Source: an optimization exercise on an open RTL-to-GDS flow (aim: small area and a short achievable clock period). Production flows keep margins and buffers that such runs may drop.
The RTL was checked by simulation tests, not by an equivalence proof against the original design.
The series may have gaps, and a smaller design here may also do less where the tests do not look.
No activity file was given, so power comes from the tool's default toggle rates.

### design/flow/design.v
module mux2to1 (
  input  logic i_sel,
  input  logic [31:0]  i_data0,
  input  logic [31:0]  i_data1,
  output logic [31:0]  o_data
);
  assign o_data = (!i_sel) ? i_data0 : i_data1;
endmodule
module mux3to1 (
  input  logic [ 1:0]  i_sel,
  input  logic [31:0]  i_data0,
  input  logic [31:0]  i_data1,
  input  logic [31:0]  i_data2,
  output logic [31:0]  o_data
);
  assign o_data = ( i_sel == 2'b00 ) ? i_data0 :
                  ( i_sel == 2'b01 ) ? i_data1 :
                  ( i_sel == 2'b10 ) ? i_data2 : 32'b0 ;
endmodule
module SLL(
    input logic [31:0] data,
    input logic [4:0] shamt,
    output logic [31:0] out
);
    logic [31:0] s0;
    logic [31:0] s1;    
    logic [31:0] s2;
    logic [31:0] s3;
    assign s0 =  shamt[0]? {data[30:0], 1'b0} :data ;
    assign s1 =  shamt[1]? {s0[29:0], 2'b0} :s0 ;
    assign s2 = shamt[2]?{s1[27:0], 4'b0} :s1;
    assign s3 = shamt[3]?{s2[23:0], 8'b0} :s2;
    assign out = shamt[4]?{s3[15:0], 16'b0} :s3;
endmodule
module SRL(
    input logic [31:0] data,
    input logic [4:0] shamt,
    output logic [31:0] out
);
    logic [31:0] s0;
    logic [31:0] s1;    
    logic [31:0] s2;
    logic [31:0] s3;
    assign s0 = shamt[0] ? {1'b0, data[31:1]} : data;
    assign s1 = shamt[1] ? {2'b0, s0[31:2]} : s0;
    assign s2 = shamt[2] ? {4'b0, s1[31:4]} : s1;
    assign s3 = shamt[3] ? {8'b0, s2[31:8]} : s2;
    assign out = shamt[4] ? {16'b0, s3[31:16]} : s3;
endmodule
module SRA(
    input logic [31:0] data,
    input logic [4:0] shamt,
    output logic [31:0] out
);
    logic [31:0] s0;
    logic [31:0] s1;
    logic [31:0] s2;
    logic [31:0] s3;
    logic fill_bit; 
    assign fill_bit = data[31];  
    assign s0 = shamt[0] ? {fill_bit, data[31:1]} : data;
    assign s1 = shamt[1] ? {{2{fill_bit}}, s0[31:2]} : s0;
    assign s2 = shamt[2] ? {{4{fill_bit}}, s1[31:4]} : s1;
    assign s3 = shamt[3] ? {{8{fill_bit}}, s2[31:8]} : s2;
    assign out = shamt[4] ? {{16{fill_bit}}, s3[31:16]} : s3;
endmodule
module Shifter(
    input logic [31:0] data,
    input logic [4:0] shamt,
    input logic [3:0] op, 
    output logic [31:0] out
);
    logic [31:0] o_SLL;
    logic [31:0] o_SRL;
    logic [31:0] o_SRA;
    SLL sll(.data(data), .shamt(shamt), .out(o_SLL));
    SRL slr(.data(data), .shamt(shamt), .out(o_SRL));
    SRA bsl(.data(data), .shamt(shamt), .out(o_SRA));
    assign out = (op == 4'b0111) ? o_SLL :
                 (op == 4'b1000) ? o_SRL :
					  (op == 4'b1001) ? o_SRA : 32'b0;
endmodule
module ALU (
	input logic [31:0] i_operand_a,   
   input logic [31:0] i_operand_b,   
   input logic [3:0]  i_alu_op,      
   output logic [31:0] o_alu_data     
);
   localparam ADD  = 4'b0000;
   localparam SUB  = 4'b0001;
   localparam SLT  = 4'b0010;
   localparam SLTU = 4'b0011;
   localparam XOR  = 4'b0100;
   localparam OR   = 4'b0101;
   localparam AND  = 4'b0110;
   localparam SLL  = 4'b0111;
   localparam SRL  = 4'b1000;
   localparam SRA  = 4'b1001;
   localparam PASSB = 4'b1010;
	logic [31:0] o_shifter,slt;
	logic [32:0] ex_a,ex_b,ex_data;
	Shifter shifter(.data(i_operand_a), .shamt(i_operand_b[4:0]), .op(i_alu_op), .out(o_shifter));
	assign slt = i_operand_a + ~i_operand_b + 32'h1;
	assign ex_a = {1'b0,i_operand_a};
	assign ex_b = {1'b0,i_operand_b};
	assign ex_data = ex_a + ~ex_b + 33'h1;
    always_comb begin
        case (i_alu_op)
            ADD:  o_alu_data = i_operand_a + i_operand_b;                   
            SUB:  o_alu_data = i_operand_a + ~i_operand_b + 32'h1 ;                  
            SLT:  o_alu_data = (i_operand_a[31] ^ i_operand_b[31]) ? {31'b0, i_operand_a[31]} : {31'b0, slt[31]};   
            SLTU: o_alu_data = {31'b0, ex_data[32]}; 
            XOR:  o_alu_data = i_operand_a ^ i_operand_b;  
            OR:   o_alu_data = i_operand_a | i_operand_b; 
            AND:  o_alu_data = i_operand_a & i_operand_b;    
            SLL:  o_alu_data = o_shifter;
            SRL:  o_alu_data = o_shifter;
            SRA:  o_alu_data = o_shifter;
            PASSB: o_alu_data = i_operand_b;
            default: o_alu_data = 32'h0;                  
        endcase
    end
endmodule
module brc(
    input  logic [31:0] i_rs1_data, i_rs2_data,
    input  logic        i_br_un,
    output logic        o_br_less,
    output logic        o_br_equal
);
always @(*) begin
    o_br_equal = 0;
    o_br_less = 0;
    if (i_br_un) begin
        if (i_rs1_data == i_rs2_data) begin
            o_br_equal = 1;
			end
        if (i_rs1_data < i_rs2_data) begin
            o_br_less = 1;
			end
    end else begin
        if ($signed(i_rs1_data) == $signed(i_rs2_data)) begin
            o_br_equal = 1;
			end
        if ($signed(i_rs1_data) < $signed(i_rs2_data)) begin
            o_br_less = 1;
			end
    end
end
endmodule
module ImmGen(
	input logic [31:0] ins,
	output logic [31:0] imm_out
);
	always_comb begin
		case (ins[6:0])
			7'b0010011: begin	 
				case (ins[14:12])
					3'b001, 3'b101: imm_out <= $signed(ins[24:20]);
					default: imm_out <= $signed(ins[31:20]);
				endcase
			end
			7'b0000011, 7'b1100111: begin	 
				imm_out <= $signed(ins[31:20]);
			end
			7'b0100011: begin	 
				imm_out <= {{20{ins[31]}}, ins[31:25], ins[11:7]};
			end
			7'b1100011: begin	 
				imm_out <= {{20{ins[31]}},ins[7],ins[30:25],ins[11:8],1'b0};
			end
			7'b0110111, 7'b0010111: begin	 
				imm_out <= {ins[31:12], 12'b0};
			end
			7'b1101111: begin	 
				imm_out <= {{12{ins[31]}}, ins[19:12], ins[20], ins[30:21], 1'b0};
			end
			default: begin
			imm_out = 32'b0; 
			end
		endcase
	end
endmodule
module pc_plus_4(
  input  logic [31:0] pc ,
  output logic [31:0] pc_four
);
  assign pc_four = pc + 4;
endmodule: pc_plus_4
module PC_block
(
  input  logic  i_clk ,
  input  logic  i_rst_n ,
  input  logic  pc_sel ,
  input  logic [31:0] alu_data_i ,
  output logic [31:0] pc4_o,
  output logic [31:0] pc_o
);
  logic [31:0] pc4 ;
  logic [31:0] pc_next ;
  assign pc4_o = pc4 ;
  pc_plus_4 PC_PLUS_4( 
    .pc ( pc_o ),
    .pc_four( pc4  ));
  mux2_1_32b PC_MUX (
    .data0_i( pc4        ),
    .data1_i( alu_data_i ),
    .sel_i  ( pc_sel   ),
    .data_o ( pc_next     ));
  always_ff @( posedge i_clk or negedge i_rst_n) begin : PC_FF
     if ( !i_rst_n ) pc_o <= 32'b0  ;
     else pc_o <= {pc_next[31:1], 1'b0}  ;
     end
endmodule: PC_block
module mux2_1_32b
(
  input  logic  sel_i ,
  input  logic [31:0] data0_i ,
  input  logic [31:0] data1_i ,
  output logic [31:0] data_o
);
  assign data_o = (sel_i) ? data1_i : data0_i ;
endmodule: mux2_1_32b
module insvalid( input logic clk, rst_n,
    input logic insn_vld,
    output logic o_insn_vld
);
always_ff @( posedge clk or negedge rst_n) begin 
    if(!rst_n) o_insn_vld <= 0;
    else o_insn_vld <= insn_vld;
end
endmodule
module D_FF( input logic clk, rst_n,
    input logic [31:0] pc,
    output logic [31:0] o_pc_debug
);
always_ff @( posedge clk or negedge rst_n) begin 
    if(!rst_n) o_pc_debug <= 0;
    else o_pc_debug <= pc;
end
endmodule
module regfile(
        input logic i_clk, i_rst_n,
        input logic i_rd_wren,
        input logic [4:0] i_rd_addr, i_rs1_addr , i_rs2_addr, 
        input logic [31:0] i_rd_data,
        output logic [31:0] o_rs1_data , o_rs2_data 
);
logic [31:0] reg_file [31:0];
integer i;
always_ff @(posedge i_clk or negedge i_rst_n) begin
        if(!i_rst_n) begin
                for(i=0;i<32;i=i+1) begin
                 reg_file[i] <= 32'h0;
                end
                end
        else if (i_rd_wren) begin
         reg_file[i_rd_addr] <= i_rd_data;
        end
end
assign o_rs1_data = (i_rs1_addr != 0) ? reg_file[i_rs1_addr] : 0;
assign o_rs2_data = (i_rs2_addr != 0) ? reg_file[i_rs2_addr] : 0;
endmodule
module unit(
    input logic [31:0] instr,
    input logic br_less, 
	 input logic br_equal,
    output logic pc_sel, 
	 output logic opa_sel, 
	 output logic opb_sel, 
	 output logic br_un, 
	 output logic insn_vld, 
	 output logic rd_wren, 
	 output logic mem_wren, 
	 output logic mem_us,
    output logic [3:0] alu_op, 
	 output logic [3:0] mem_wrnum,
    output logic [1:0] wb_sel
    );
 localparam  OP_LOAD  = 7'b00000_11;   
 localparam  OP_ALU_I = 7'b00100_11;   
 localparam  OP_AUIPC = 7'b00101_11;   
 localparam  OP_STORE = 7'b01000_11;   
 localparam  OP_ALU_R = 7'b01100_11;   
 localparam  OP_LUI   = 7'b01101_11;   
 localparam  OP_BR    = 7'b11000_11;   
 localparam  OP_JALR  = 7'b11001_11;   
 localparam  OP_JAL   = 7'b11011_11;   
localparam BEQ = 3'b000;
localparam BNE = 3'b001;
localparam BLT = 3'b100;
localparam BGE = 3'b101;
localparam BLTU = 3'b110;
localparam BGEU = 3'b111;
localparam  LB  = 3'b000;
localparam  LH  = 3'b001;
localparam  LW  = 3'b010;
localparam  LBU = 3'b100;
localparam  LHU = 3'b101;
localparam  SB = 3'b000;
localparam  SH = 3'b001;
localparam  SW = 3'b010;
logic [6:0] opcode ;
logic [2:0] funct3 ;
logic funct7 ;
assign    funct3 = instr[14:12];
assign   funct7 = instr[30];
assign    opcode = instr[6:0];  
always_comb begin 
    case(opcode) 
        OP_ALU_R: begin   
                pc_sel = 1'b0;
                rd_wren = 1'b1;
                opa_sel = 1'b1;  
                opb_sel = 1'b0;
                wb_sel = 2'd1;  
                mem_wren = 1'b0;
                mem_wrnum = 4'b0000;
                mem_us = 1'b0;
                br_un = 1'b0;
                insn_vld = 1'b1;
                case(funct3)
               3'b000: alu_op = (funct7) ? 4'd1 : 4'd0;
               3'b001:	alu_op = 4'd7;
					3'b010:	alu_op = 4'd2;
					3'b011:	alu_op = 4'd3;
					3'b100:	alu_op = 4'd4;
					3'b101: alu_op = (funct7) ? 4'd9 : 4'd8;
					3'b110:	alu_op = 4'd5;
					3'b111:	alu_op = 4'd6;
                    default: alu_op = 4'b0000;
                endcase
        end
        OP_ALU_I: begin  
            pc_sel = 1'b0;
            rd_wren = 1'b1;
            opb_sel = 1'b1;
            opa_sel = 1'b1;
            wb_sel = 2'd1;
            mem_wren = 1'b0;
            mem_wrnum = 4'b0000;
            mem_us = 1'b0;
            br_un = 1'b0;
            insn_vld = 1'b1;
            case(funct3)
            3'b000: alu_op = 4'd0;     
				3'b010:	alu_op = 4'd2;     
				3'b011:	alu_op = 4'd3;     
				3'b100:	alu_op = 4'd4;     
				3'b110: alu_op = 4'd5;     
				3'b111:	alu_op = 4'd6;     
				3'b001:	alu_op = 4'd7;     
            3'b101: alu_op = (funct7) ? 4'd9 : 4'd8;
                default: alu_op = 4'b0000;
            endcase
        end
        7'b0000011: begin  
            pc_sel = 1'b0;
            mem_wren = 1'b0;  
            br_un = 1'b0;
            rd_wren = 1'b1;    
            opa_sel = 1'b1;    
            opb_sel = 1'b1;    
            alu_op = 4'd0;     
            wb_sel = 2'd2;     
             case ( funct3 )
                    LB :    begin
                                mem_wrnum   = 4'b0001;  
                                mem_us     = 1'b0;     
                                insn_vld = 1'b1;
                            end
                    LH :    begin
                                mem_wrnum   = 4'b0011;  
                                mem_us   = 1'b0;     
                                insn_vld = 1'b1;
                            end
                    LW :    begin
                                mem_wrnum  = 4'b1111;  
                                mem_us  = 1'b0;     
                                insn_vld = 1'b1;
                            end
                    LBU:    begin
                                mem_wrnum = 4'b0001;  
                                mem_us = 1'b1;     
                                insn_vld = 1'b1;
                            end  
                    LHU:    begin
                                mem_wrnum = 4'b0011;  
                                mem_us = 1'b1;     
                                insn_vld = 1'b1;
                            end
                    default:begin
                                mem_wrnum  = 4'b0;
                                mem_us  = 1'b0;
                                insn_vld = 1'b0;
                                rd_wren = 1'b0;
                             end
            endcase
        end
        OP_STORE: begin  
            pc_sel =1'b0;
            wb_sel = 2'd1;
            mem_us = 1'b0;
            br_un = 1'b0;
            mem_wren = 1'b1;  
            alu_op = 4'd0;     
            rd_wren = 1'b0;  
            opa_sel = 1'b1;    
            opb_sel = 1'b1;  
            case ( funct3 )
                    SB :    begin
                            mem_wrnum   = 4'b0001;  
                            insn_vld = 1'b1;
                    end
                    SH :    begin
                            mem_wrnum   = 4'b0011;  
                            insn_vld = 1'b1;
                    end
                    SW :    begin
                            mem_wrnum   = 4'b1111;  
                            insn_vld = 1'b1;
                    end
                    default: begin
                            mem_wrnum = 4'b0000;
                             insn_vld = 1'b0;
                             mem_wren = 1'b0;
                    end
            endcase
        end
        OP_BR: begin	 
            mem_wren = 1'b0;   
            rd_wren = 1'b0;    
            alu_op = 4'd0;     
            mem_wrnum = 4'b0000;
            mem_us = 1'b0;
				wb_sel = 2'd1;
            opa_sel = 1'b0;  
            opb_sel = 1'b1;  
            case(funct3)
            BEQ: begin  
                    insn_vld = 1'b1;
                    br_un = 1'b0;
                    pc_sel = (br_equal) ? 1'b1 : 1'b0;
            end
            BNE: begin    
                    insn_vld = 1'b1;
                    br_un = 1'b0;
                    pc_sel = (!br_equal) ? 1'b1 : 1'b0;
            end
            BLT: begin    
                    br_un = 1'b0;
                    insn_vld = 1'b1;
                    pc_sel = (br_less) ? 1'b1 : 1'b0;
            end
            BGE: begin    
                    br_un = 1'b0;
                    insn_vld = 1'b1;
                    pc_sel = ((!br_less && !br_equal ) || br_equal) ? 1'b1 : 1'b0;
            end 
            BLTU: begin    
                    br_un = 1'b1;
                    insn_vld = 1'b1;
                    pc_sel = (br_less) ? 1'b1 : 1'b0;
            end
            BGEU: begin    
                    insn_vld = 1'b1;
                    br_un = 1'b1;
                    pc_sel = ((!br_less && !br_equal ) || br_equal) ? 1'b1 : 1'b0;
            end 
            default:begin
                    br_un = 1'b0;
                    pc_sel = 1'b0;
                    insn_vld = 1'b0;
            end
            endcase
        end
        OP_AUIPC: begin	 
            insn_vld = 1'b1;
    		rd_wren = 1'b1;
    		opa_sel = 1'b0;        
    		opb_sel = 1'b1;    
    		mem_wren = 1'b0;   
    		wb_sel = 2'd1;     
    		alu_op = 4'd0;     
            pc_sel = 1'b0;  
            mem_wrnum = 4'b0000;
            mem_us = 1'b0;
            br_un = 1'b0;
        end
        OP_LUI : begin  
            insn_vld = 1'b1;
            pc_sel = 1'b0;   
            rd_wren = 1'b1;    
            opa_sel = 1'b1;
            opb_sel = 1'b1;  
            alu_op = 4'd10;    
            mem_wren = 1'b0;  
            wb_sel = 2'd1;  
            mem_wrnum = 4'b0000;
            mem_us = 1'b0;
            br_un = 1'b0;
        end
		OP_JAL: begin	 
            insn_vld = 1'b1;
            rd_wren = 1'b1;   
    		opa_sel = 1'b0;    
    		opb_sel = 1'b1;    
            alu_op = 4'd0;     
            mem_wren = 1'b0;   
            wb_sel = 2'd0;   
            pc_sel = 1'b1;  
            mem_wrnum = 4'b0000;
            mem_us = 1'b0;
            br_un = 1'b0;
    		end    
        OP_JALR: begin    
            insn_vld = 1'b1;
            rd_wren = 1'b1;   
    		opa_sel = 1'b1;    
    		opb_sel = 1'b1;    
            alu_op = 4'd0;     
            mem_wren = 1'b0;   
            wb_sel = 2'd0;   
            pc_sel = 1'b1;  
            mem_wrnum = 4'b0000;
            mem_us = 1'b0;
            br_un = 1'b0;
        end    
        default:  begin 
            insn_vld = 1'b0;         
            rd_wren = 1'b0;   
				opa_sel = 1'b0;    
				opb_sel = 1'b0;    
            alu_op = 4'b0;     
            mem_wren = 1'b0;   
            wb_sel = 2'b00;   
            pc_sel = 1'b0;  
            mem_wrnum = 4'b000;
            mem_us = 1'b0;
            br_un = 1'b0;
        end
    endcase
end
endmodule
module lsu_bus (
    input  logic [31:0] i_lsu_addr,
    input  logic [31:0] i_st_data,
    input  logic        i_lsu_wren,
    input  logic        i_lsu_rden,
    input  logic [ 3:0] i_byte_num,      
    input  logic        i_ld_unsigned,
    output logic [31:0] o_ld_data,
    output logic [31:0] o_dmem_addr,
    output logic [31:0] o_dmem_wdata,
    output logic [ 3:0] o_dmem_wmask,
    output logic        o_dmem_we,
    output logic        o_dmem_re,
    input  logic [31:0] i_dmem_rdata
);
    logic [31:0] shifted;
    logic [ 1:0] ofs;
    assign ofs = (i_byte_num == 4'b0011) ? {i_lsu_addr[1], 1'b0} :
                 (i_byte_num == 4'b1111) ? 2'b00 : i_lsu_addr[1:0];
    assign o_dmem_addr  = i_lsu_addr;
    assign o_dmem_we    = i_lsu_wren;
    assign o_dmem_re    = i_lsu_rden;
    assign o_dmem_wmask = i_byte_num << ofs;
    assign o_dmem_wdata = i_st_data << {ofs, 3'b000};
    assign shifted = i_dmem_rdata >> {ofs, 3'b000};
    always_comb begin
        case (i_byte_num)
            4'b0001: o_ld_data = {{24{~i_ld_unsigned & shifted[7]}}, shifted[7:0]};
            4'b0011: o_ld_data = {{16{~i_ld_unsigned & shifted[15]}}, shifted[15:0]};
            default: o_ld_data = i_dmem_rdata;
        endcase
    end
endmodule
module singlecycle(
    input  logic        i_clk, i_rst_n,
    output logic [31:0] o_imem_addr,
    input  logic [31:0] i_imem_rdata,
    output logic [31:0] o_dmem_addr,
    output logic [31:0] o_dmem_wdata,
    output logic [ 3:0] o_dmem_wmask,
    output logic        o_dmem_we,
    output logic        o_dmem_re,
    input  logic [31:0] i_dmem_rdata,
    output logic        o_insn_vld,
    output logic [31:0] o_pc_debug
);
logic [31:0]  alu_data;
logic [31:0]  pc;
logic [31:0]  pc4;
logic [31:0]  instr;
logic [31:0]  rs1_data;
logic [31:0]  rs2_data;
logic [31:0]  wb_data;
logic [31:0]  operand_a;
logic [31:0]  operand_b;
logic [31:0]  ld_data;
logic [31:0]  pc_debug;
logic [31:0]  imm;
logic [ 4:0]  rs1_addr;
logic [ 4:0]  rs2_addr;
logic [ 4:0]  rd_addr;
logic [ 3:0]  alu_op;
logic [ 3:0]  byte_num;
logic [ 1:0]  wb_sel;
logic  pc_sel;
logic  br_un;
logic  br_less;
logic  br_equal;
logic  rd_wren;
logic  mem_wren;
logic  ld_unsigned;
logic  opa_sel;
logic  opb_sel;
logic insn_vld;
logic o_insn;
assign instr = i_imem_rdata;
assign o_imem_addr = pc;
assign rs1_addr = instr[19:15];
assign rs2_addr = instr[24:20];
assign rd_addr = instr[11:7];
assign o_pc_debug = pc_debug;
assign o_insn_vld = o_insn;
D_FF PCdebug(.clk(i_clk), .rst_n(i_rst_n), .pc(pc), .o_pc_debug(pc_debug));
insvalid ins_vld(.clk(i_clk), .rst_n(i_rst_n), .insn_vld(insn_vld), .o_insn_vld(o_insn));
PC_block PC(.i_clk(i_clk), .i_rst_n(i_rst_n), .pc_sel(pc_sel), .alu_data_i(alu_data), .pc4_o(pc4), .pc_o(pc));
ImmGen IMMGen(.ins(instr), .imm_out(imm));
brc br_comp(.i_rs1_data(rs1_data), .i_rs2_data(rs2_data), .i_br_un(br_un), .o_br_less(br_less), .o_br_equal(br_equal));
unit ctrl_unit( .instr(instr),
                .br_less(br_less),
                .br_equal(br_equal),
                .pc_sel(pc_sel),
                .br_un(br_un),
                .alu_op(alu_op),
                .rd_wren(rd_wren),
                .mem_wren(mem_wren),
                .mem_us(ld_unsigned),
                .mem_wrnum(byte_num),
                .opa_sel(opa_sel),
                .opb_sel(opb_sel),
                .wb_sel(wb_sel),
                .insn_vld(insn_vld));
regfile reg_file(.i_clk(i_clk), .i_rst_n(i_rst_n), .i_rd_wren(rd_wren), .i_rd_addr(rd_addr), .i_rs1_addr(rs1_addr), .i_rs2_addr(rs2_addr), .i_rd_data(wb_data), .o_rs1_data(rs1_data), .o_rs2_data(rs2_data));
ALU ALU(.i_operand_a(operand_a), .i_operand_b(operand_b), .i_alu_op(alu_op), .o_alu_data(alu_data));
mux2to1 opa_mux(.i_sel(opa_sel), .i_data0(pc), .i_data1(rs1_data), .o_data(operand_a));
mux2to1 opb_mux(.i_sel(opb_sel), .i_data0(rs2_data), .i_data1(imm), .o_data(operand_b));
lsu_bus LSU(    .i_lsu_addr(alu_data),
                .i_st_data(rs2_data),
                .i_lsu_wren(mem_wren),
                .i_lsu_rden((wb_sel == 2'd2) & rd_wren),
                .i_byte_num(byte_num),
                .i_ld_unsigned(ld_unsigned),
                .o_ld_data(ld_data),
                .o_dmem_addr(o_dmem_addr),
                .o_dmem_wdata(o_dmem_wdata),
                .o_dmem_wmask(o_dmem_wmask),
                .o_dmem_we(o_dmem_we),
                .o_dmem_re(o_dmem_re),
                .i_dmem_rdata(i_dmem_rdata));
mux3to1 WB_mux( .i_sel(wb_sel),
                .i_data0(pc4),
                .i_data1(alu_data),
                .i_data2(ld_data),
                .o_data(wb_data));
endmodule
### design/flow/run.sh
#!/bin/bash
# synth_recipe.tcl (not shown) runs the flow's synth.tcl, then flattens the netlist and writes it again
# the make line also repeats each setting of config.mk as NAME=value (left out here)
make -C /OpenROAD-flow-scripts/flow DESIGN_CONFIG=/design/flow/config.mk WORK_HOME=/design/flow/orfs CLKGATE_MAP_FILE= SYNTH_SCRIPT=/design/flow/synth_recipe.tcl finish
### design/flow/config.mk
export PLATFORM = sky130hd
export DESIGN_NAME = singlecycle
export DESIGN_NICKNAME = singlecycle
export VERILOG_FILES = /design/flow/design.v
export SDC_FILE = /design/flow/constraint.sdc
export NUM_CORES = 4
export LEC_CHECK = 0
export CAP_MARGIN = 20
export CORE_MARGIN = 2
export CORE_UTILIZATION = 30
export PLACE_DENSITY = 0.5
export SETUP_SLACK_MARGIN = 0.3
export SLEW_MARGIN = 20
### design/flow/constraint.sdc
create_clock -name core_clock -period 13.5 [get_ports {i_clk}]
set_input_delay 2.7000 -clock core_clock [delete_from_list [all_inputs] [get_ports {i_clk}]]
set_output_delay 2.7000 -clock core_clock [all_outputs]
set_load 0.01 [all_outputs]
**Run 1: floorplan with the power grid**

Scale: 1 px per um. Pins as bars on the die edge.
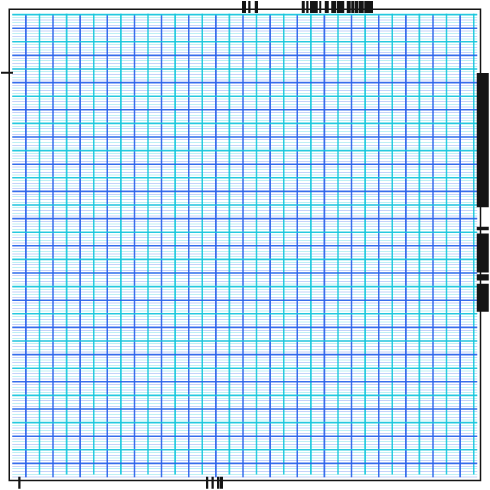
legend:
  VSS:
    color: blue
  VDD:
    color: cyan
met1 rails: 171
met5 straps: 34
core area: 215000 sq um
Die Wd: 470 um
VDD IR-drop max: 0.152 mV
die height: 470 um

**Run 1: placement by cell class**

Scale: 1 px per um.
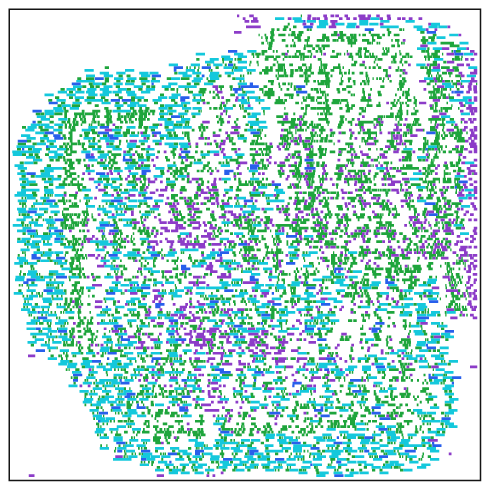
legend:
  flip-flops:
    color: cyan
    cells: 1055
    share_of_their_area: 32%
  all other logic:
    color: green
    cells: 5851
    share_of_their_area: 46%
  clock drivers and dummy loads:
    color: blue
    cells: 227
    share_of_their_area: 5.3%
  other buffers and delay cells:
    color: purple
    cells: 1401
    share_of_their_area: 16%

**Run 1: clock wires, drivers and flops**

Scale: 1 px per um.
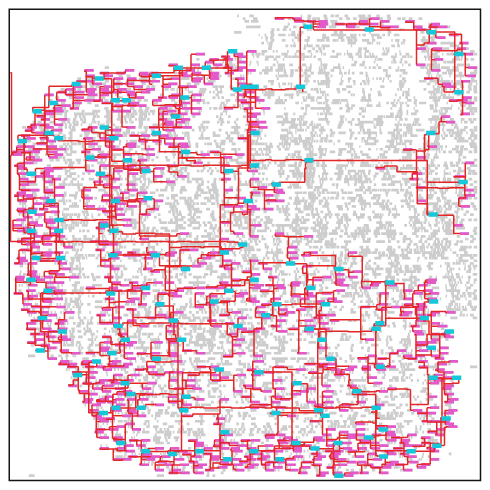
legend:
  clock wires:
    color: red
    length: 16800 um
  cells driving clock nets:
    color: cyan
    count: 130
  flip-flops:
    color: magenta
    count: 1055
routed clock nets: 131
flops lie: spread over the die

==> summary.txt, run 1 <==
Global route
  – Number of global-route vias before repair: 69300
  – Total global-route track usage: 40.9%

Cells and area
  – CLK BUF: 178
  – Clk tree area frac: 5.09%
  – Fraction of area in multi-input gates: 43.5%
  – Final-layout fill cell count: 21600

Clock network
  – CTS tree: done
  – H-tree levels: 4

Die
  – Row cnt: 170
  – Initial cell density of the core: 30.3%

Setup path
  – Peak fanout along the critical path: 11
  – FF-to-FF Start: reg_file.reg_file[6][5]
  – CP max stage delay: 490 ps
  – Critical Path End: o_dmem_wdata[29]
  – Req. time, crit path: 10800 ps
  – Crit-path most repeated cell: buf_4
  – FF-to-FF path depth: 42
  – CP Data Arrival Time: 10440 ps

Synth
  – Area share of the largest cell type after synthesis: 40.6%
  – Number of synthesized flops with an enable pin: 0
  – Synthesized area: 65100 sq um
  – Xor-xnor portion of the synthesized cell area: 0.511%
  – Synth warnings: 10
  – Synthesized flop and latch total: 1055
  – Top_reg_cell synth: dfrtp_1
  – Syn Area/Cell: 8.56 sq um
  – Main combinational cell family by area after synthesis: compound AO/OA/AOI/OAI gates

STA
  – Setup slack after layout: 357 ps
  – Tcrit/Tclk final: 97.4%
  – Worst slew pin tran: 1240 ps
  – RSZ-0062 raised after global routing: yes
  – Fin. Hold Viols: 0

Place
  – Placed inst area: 79300 sq um
  – I/O Buffers: 198
  – Final estimated routing congestion in global placement: 1.07
  – HPWL after detailed placement: 342000 um

Drt
  – Vias per std cell: 6.56
  – Detailed-route via count: 74800
  – 1st-iter DRT viols: 12500

Status
  – Status: complete, no violations

Hold path
  – Hold path cells: 2
==> run 1: cells by family (layout without fill, tap and decap cells) <==
kind of cell	after synthesis	after routing
multiplexers	437	437
AND/OR/NAND/NOR	2584	2584
flip-flops	1055	1055
AO/OA/AOI/OAI	2497	2497
adder cells (fa/ha/maj)	136	136
XOR/XNOR	38	38
buffers and inverters	852	1785
other	1	27
==> run 1: what timing repair did <==
item | 4_1_cts | 5_1_grt
resized for setup | 98 | 137
hold endpoints to repair | 0 | 0
setup endpoints to repair | 41 | 40
cloned | 1 | 2
setup buffers | 22 | 15
pin swaps | 14 | 36
==> run 1: power by group <==
part | leakage, uW | switching (uW) | internal (uW)
registers | 0.0144 | 362 | 3430
logic | 0.0218 | 2860 | 1600
clock network | 0.00211 | 1590 | 2070
total | 0.0382 | 4810 | 7100
==> run 1: state kept, by name, indices dropped and copies added, names as in the netlist <==
name,flops
ins_vld.o_insn_vld,1
PC.pc_o,31
reg_file.reg_file,992
PCdebug.o_pc_debug,31
==> run 1: per-layer routing <==
layer	vias to the layer above	share of wire (%)
met1	37000	39
met2	6348	40
met3	1695	13
li1	29700	-
met5	-	0.028
met4	20	8.7
**Run 1: worst path highlighted**

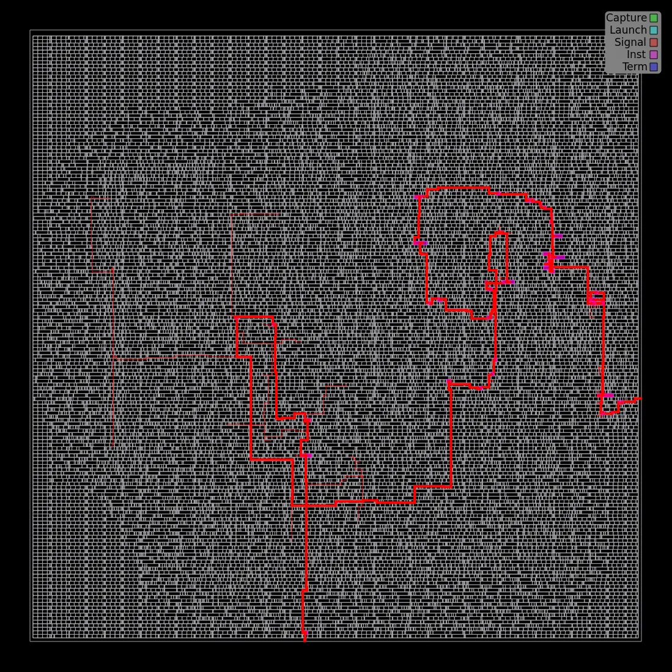

==> run 2: a larger rewrite; changed files in full <==
==> design/flow/design.v <==
module regfile(
    input  logic        i_clk, i_rst_n,
    input  logic        i_rd_wren,
    input  logic [ 4:0] i_rd_addr, i_rs1_addr, i_rs2_addr,
    input  logic [31:0] i_rd_data,
    output logic [31:0] o_rs1_data, o_rs2_data
);
    logic [31:1][31:0] regs;
    logic [31:1]       valid;
    logic [31:1]       we, sel1, sel2;
    always_comb begin
        for (int i = 1; i < 32; i++) begin
            we[i]   = i_rd_wren & (i_rd_addr == 5'(i));
            sel1[i] = valid[i] & (i_rs1_addr == 5'(i));
            sel2[i] = valid[i] & (i_rs2_addr == 5'(i));
        end
    end
    always_ff @(posedge i_clk or negedge i_rst_n) begin
        if (!i_rst_n) valid <= '0;
        else valid <= valid | we;
    end
    always_ff @(posedge i_clk) begin
        for (int i = 1; i < 32; i++)
            if (we[i]) regs[i] <= i_rd_data;
    end
    always_comb begin
        o_rs1_data = '0;
        o_rs2_data = '0;
        for (int i = 1; i < 32; i++) begin
            o_rs1_data = o_rs1_data | ({32{sel1[i]}} & regs[i]);
            o_rs2_data = o_rs2_data | ({32{sel2[i]}} & regs[i]);
        end
    end
endmodule
module singlecycle(
    input  logic        i_clk, i_rst_n,
    output logic [31:0] o_imem_addr,
    input  logic [31:0] i_imem_rdata,
    output logic [31:0] o_dmem_addr,
    output logic [31:0] o_dmem_wdata,
    output logic [ 3:0] o_dmem_wmask,
    output logic        o_dmem_we,
    output logic        o_dmem_re,
    input  logic [31:0] i_dmem_rdata,
    output logic        o_insn_vld,
    output logic [31:0] o_pc_debug
);
    logic [31:0] instr;
    logic [31:1] pc, pc_dbg;
    logic        insn_vld_q;
    assign instr       = i_imem_rdata;
    assign o_imem_addr = {pc, 1'b0};
    assign o_pc_debug  = {pc_dbg, 1'b0};
    assign o_insn_vld  = insn_vld_q;
    logic [6:0] opcode;
    logic [2:0] f3;
    logic       f7b;
    assign opcode = instr[6:0];
    assign f3     = instr[14:12];
    assign f7b    = instr[30];
    logic is_lui, is_auipc, is_jal, is_jalr, is_br, is_load, is_store, is_opimm, is_op;
    assign is_lui   = opcode == 7'b0110111;
    assign is_auipc = opcode == 7'b0010111;
    assign is_jal   = opcode == 7'b1101111;
    assign is_jalr  = opcode == 7'b1100111;
    assign is_br    = opcode == 7'b1100011;
    assign is_load  = opcode == 7'b0000011;
    assign is_store = opcode == 7'b0100011;
    assign is_opimm = opcode == 7'b0010011;
    assign is_op    = opcode == 7'b0110011;
    logic load_ok, store_ok, br_ok, valid, rd_we;
    assign load_ok  = is_load & (f3 != 3'b011) & (f3 != 3'b110) & (f3 != 3'b111);
    assign store_ok = is_store & (f3[2:1] == 2'b00 || f3 == 3'b010);
    assign br_ok    = is_br & (f3[2:1] != 2'b01);
    assign valid    = is_lui | is_auipc | is_jal | is_jalr | br_ok | load_ok | store_ok | is_opimm | is_op;
    assign rd_we    = is_lui | is_auipc | is_jal | is_jalr | load_ok | is_opimm | is_op;
    logic [31:0] imm_i, imm_s, imm_b, imm_u, imm_j;
    assign imm_i = {{20{instr[31]}}, instr[31:20]};
    assign imm_s = {{20{instr[31]}}, instr[31:25], instr[11:7]};
    assign imm_b = {{20{instr[31]}}, instr[7], instr[30:25], instr[11:8], 1'b0};
    assign imm_u = {instr[31:12], 12'b0};
    assign imm_j = {{12{instr[31]}}, instr[19:12], instr[20], instr[30:21], 1'b0};
    logic [31:0] rs1, rs2, wb;
    regfile rf(.i_clk(i_clk), .i_rst_n(i_rst_n), .i_rd_wren(rd_we),
               .i_rd_addr(instr[11:7]), .i_rs1_addr(instr[19:15]), .i_rs2_addr(instr[24:20]),
               .i_rd_data(wb), .o_rs1_data(rs1), .o_rs2_data(rs2));
    logic [31:0] agu;
    assign agu = rs1 + (is_store ? imm_s : imm_i);
    logic [31:0] pc_imm, pc_sum, pc4;
    assign pc_imm = is_jal ? imm_j : (is_br ? imm_b : imm_u);
    assign pc_sum = {pc, 1'b0} + pc_imm;
    assign pc4    = {pc + 31'd2, 1'b0};
    logic [31:0] opb, sum, xr;
    logic        sub, lt, ltu, eq;
    logic [32:0] diff;
    assign opb  = (is_op | is_br) ? rs2 : imm_i;
    assign sub  = ~(is_op & f3 == 3'b000 & ~f7b);
    assign diff = {1'b0, rs1} + {1'b0, sub ? ~opb : opb} + {32'b0, sub};
    assign sum  = diff[31:0];
    assign ltu  = ~diff[32];
    assign lt   = (rs1[31] ^ opb[31]) ? rs1[31] : diff[31];
    assign xr   = rs1 ^ opb;
    assign eq   = ~|xr;
    logic [31:0] sh_in, sh_r, sh_out;
    logic        sh_left, sh_fill;
    assign sh_left = ~f3[2];
    assign sh_fill = f7b & rs1[31] & f3[2];
    always_comb begin
        for (int k = 0; k < 32; k++) sh_in[k] = sh_left ? rs1[31-k] : rs1[k];
    end
    assign sh_r = 32'($signed({sh_fill, sh_in}) >>> opb[4:0]);
    always_comb begin
        for (int k = 0; k < 32; k++) sh_out[k] = sh_left ? sh_r[31-k] : sh_r[k];
    end
    logic [31:0] alu;
    always_comb begin
        case (f3)
            3'b000: alu = (is_op) ? sum : agu;
            3'b001: alu = sh_out;
            3'b010: alu = {31'b0, lt};
            3'b011: alu = {31'b0, ltu};
            3'b100: alu = xr;
            3'b101: alu = sh_out;
            3'b110: alu = rs1 | opb;
            default: alu = rs1 & opb;
        endcase
    end
    logic taken;
    assign taken = br_ok & (f3[2] ? ((f3[1] ? ltu : lt) ^ f3[0]) : (eq ^ f3[0]));
    logic [7:0]  ld_b;
    logic [15:0] ld_h;
    logic [31:0] ld;
    assign ld_b = i_dmem_rdata[8*agu[1:0] +: 8];
    assign ld_h = agu[1] ? i_dmem_rdata[31:16] : i_dmem_rdata[15:0];
    assign ld   = f3[1] ? i_dmem_rdata :
                  f3[0] ? {{16{~f3[2] & ld_h[15]}}, ld_h} :
                          {{24{~f3[2] & ld_b[7]}}, ld_b};
    assign o_dmem_addr  = agu;
    assign o_dmem_we    = store_ok;
    assign o_dmem_re    = load_ok;
    assign o_dmem_wmask = f3[1] ? 4'b1111 :
                          f3[0] ? (agu[1] ? 4'b1100 : 4'b0011) :
                                  (4'b0001 << agu[1:0]);
    assign o_dmem_wdata = {f3[1] ? rs2[31:24] : (f3[0] ? rs2[15:8] : rs2[7:0]),
                           f3[1] ? rs2[23:16] : rs2[7:0],
                           (f3[1] | f3[0]) ? rs2[15:8] : rs2[7:0],
                           rs2[7:0]};
    always_comb begin
        if (is_lui)                wb = imm_u;
        else if (is_auipc)         wb = pc_sum;
        else if (is_jal | is_jalr) wb = pc4;
        else if (is_load)          wb = ld;
        else                       wb = alu;
    end
    logic [31:1] pc_next;
    always_comb begin
        if (is_jal | taken) pc_next = pc_sum[31:1];
        else if (is_jalr)   pc_next = agu[31:1];
        else                pc_next = pc4[31:1];
    end
    always_ff @(posedge i_clk or negedge i_rst_n) begin
        if (!i_rst_n) begin
            pc         <= '0;
            pc_dbg     <= '0;
            insn_vld_q <= 1'b0;
        end else begin
            pc         <= pc_next;
            pc_dbg     <= pc;
            insn_vld_q <= valid;
        end
    end
endmodule
**Run 2: worst path highlighted**

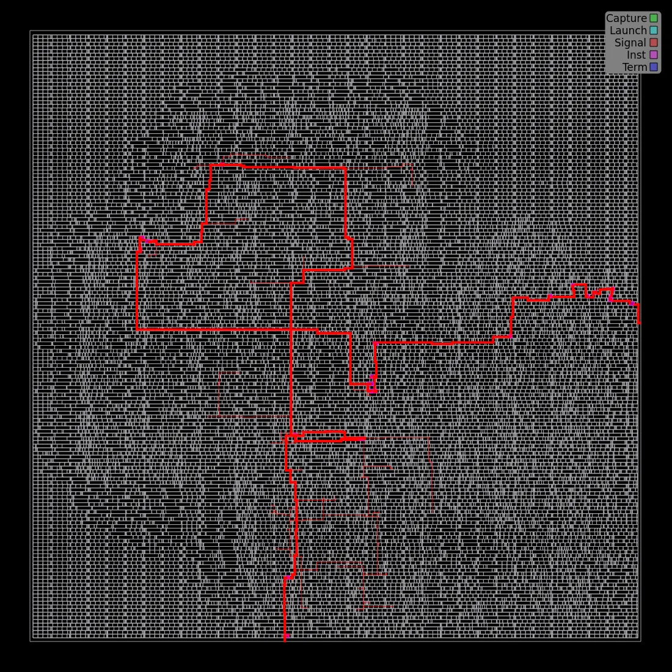
setup TNS: 0 ps
setup slack after layout: 624 ps
Tmin final: 12880 ps
Final Util: 35.6%
fin cells: 8573

**Run 2: placement by cell class**

Scale: 1 px per um.
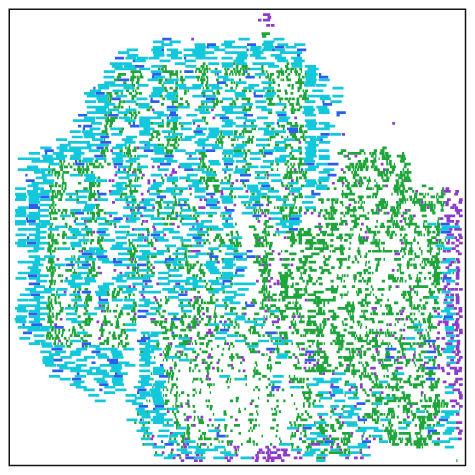
legend:
  other buffers and delay cells:
    color: purple
    cells: 529
    share_of_their_area: 6.6%
  clock drivers and dummy loads:
    color: blue
    cells: 228
    share_of_their_area: 6.2%
  all other logic:
    color: green
    cells: 4046
    share_of_their_area: 40%
  flip-flops:
    color: cyan
    cells: 1086
    share_of_their_area: 47%
core area: 202000 sq um
Seq area share: 44.7%
row cnt: 165
post-route cell area: 71900 sq um

**Run 2: floorplan with the power grid**

Scale: 1 px per um. Pins as bars on the die edge.
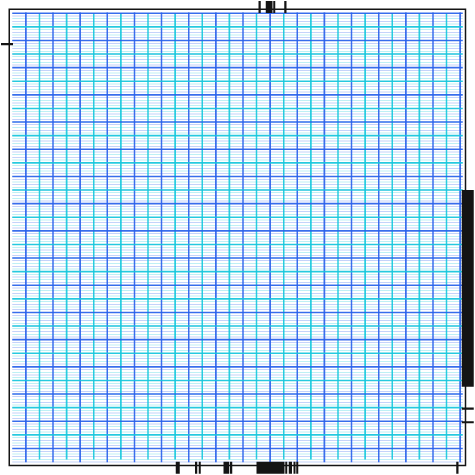
legend:
  VDD:
    color: cyan
  VSS:
    color: blue
met5 straps: 33
met1 rails: 166
signal pins: 201
rows: 165
met4 straps: 33
die height: 455 um
Die Wd: 455 um

**Run 2: routed metal, one color a layer**

Scale: 1.5 px per um. Only two layers are drawn.
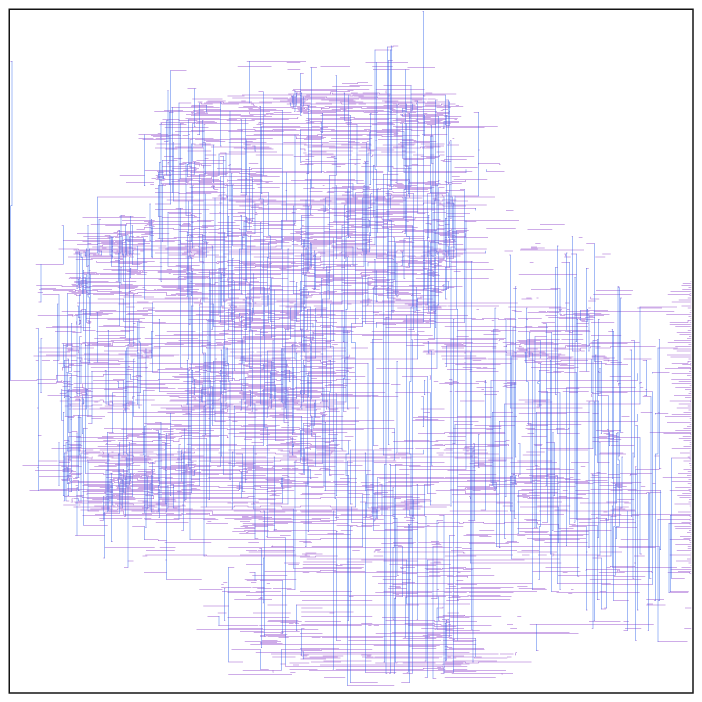
legend:
  met4:
    color: blue
    wire_length: 34.1 mm
  met3:
    color: purple
    wire_length: 55.4 mm

==> summary.txt, run 2 <==
Status
  – Status: complete, no violations

Drt
  – Met3 wire length: 55400 um
  – Met1 WL: 140000 um
  – Top sig layer: met5
  – Vias per std cell: 6.99
  – WL met2: 156000 um
  – 1st-iter DRT viols: 12500

Power and ir drop
  – Logic power comb: 2070 uW
  – Comb power frac: 21.4%
  – Reg power frac: 41.5%
  – Clock distribution power: 3580 uW
  – Seq. pwr: 4010 uW
  – VDD IR-drop max: 0.116 mV
  – Switching power: 3050 uW
  – Int Pwr: 6620 uW
  – Clock Power Share: 37.1%
  – Pwr top: sequential cells

Place
  – Final estimated routing congestion in global placement: 1.04
  – I/O Buffers: 198
  – Placed inst area: 67700 sq um

Synth
  – Synthesized flop and latch total: 1086
  – Synth warnings: 2
  – Most common cell in the netlist: edfxtp_1
  – Number of synthesized flops with an enable pin: 992
  – Xor-xnor portion of the synthesized cell area: 1.98%
  – Synthesized area: 61000 sq um

STA
  – Tcrit/Tclk final: 95.4%
  – # setup viols final: 0
  – Worst slew pin tran: 1420 ps
  – Fin. Hold Viols: 0
  – RSZ-0062 raised after global routing: no

Clock network
  – CTS tree: done
  – H-tree levels: 3
  – Setup repair bufs after CTS: 0

Setup path
  – FF-to-FF Start: rf.valid[14]
  – CP max stage delay: 900 ps
  – CP Data Arrival Time: 10180 ps
  – Req. time, crit path: 10800 ps
  – FF-to-FF path depth: 23
  – Peak fanout along the critical path: 29

Hold path
  – Hold path cells: 0
  – Hold EP: pc_dbg[30]

Cells and area
  – Flip-flop count of the largest register after layout: 992
  – Most flop-heavy register: rf.regs

Die
  – Initial cell density of the core: 30.2%

Global route
  – Total grt overflow: 0
  – Total global-route track usage: 36.0%
  – Initial antenna violation count: 30
==> run 2: how the worst max path moves through the flow <==
stage / endpoint / slack (ps) / cells past startpoint
5_1_grt: o_dmem_addr[30] / 400 / 23
6_report: o_dmem_addr[30] / 620 / 22
3_3_place_gp: o_dmem_addr[30] / 690 / 23
3_5_place_dp: o_dmem_addr[30] / 550 / 23
4_1_cts: o_dmem_addr[30] / 540 / 23
2_1_floorplan: rf.regs[119] / 2390 / 22
==> run 2: repair_timing <==
action	4_1_cts	5_1_grt
resized for setup	0	1
endpoints found under the setup margin	0	1
endpoints found under the hold margin	0	0
==> run 2: layout make-up <==
cell class	count	area (sq um)
Tap cell	2672	3340
Inverter	111	419
Timing Repair Buffer	529	4520
Antenna cell	12	30.0
Clock inverter	84	1130
Clock buffer	144	3100
Multi-Input combinational cell	3935	27300
Sequential cell	1086	32100
Fill cell	19800	130000
==> run 2: worst max-delay path, delay by kind of cell <==
family / cells / cell delay, ps
AO/OA/AOI/OAI: 11 / 2200
adder cells (fa/ha/maj): 1 / 410
XOR/XNOR: 1 / 150
buffers and inverters: 5 / 2180
AND/OR/NAND/NOR: 4 / 2470

==> re-timing with driven ports <==
How much do the figures lean on ideal ports? The routed layouts below were timed once more, with nothing changed but the port constraints.
Step 1 assumes that a clkbuf_16 drives the clock port and a buf_2 every other input.
Step 2 also shifts input and output timing later by t, the mid clock arrival at the registers, as if the neighbouring blocks saw the same clock.
a / b / c = no drivers / after step 1 / after step 2; a / b = the first two.
run | shift t [ns] | setup WS [ns] | slew at the worst register clock pin (ns) | pins driven straight from the clock port
run 1 | 0.936 | 0.357 / 0.293 / 0.293 | 0.07 / 0.07 | 1
run 2 | 0.886 | 0.624 / 0.602 / 0.602 | 0.07 / 0.07 | 1
After both steps setup and hold are still met in every run listed. For run 1, which loses most, drivers alone change the setup slack by -0.064 ns; drivers and shift together by -0.064 ns.
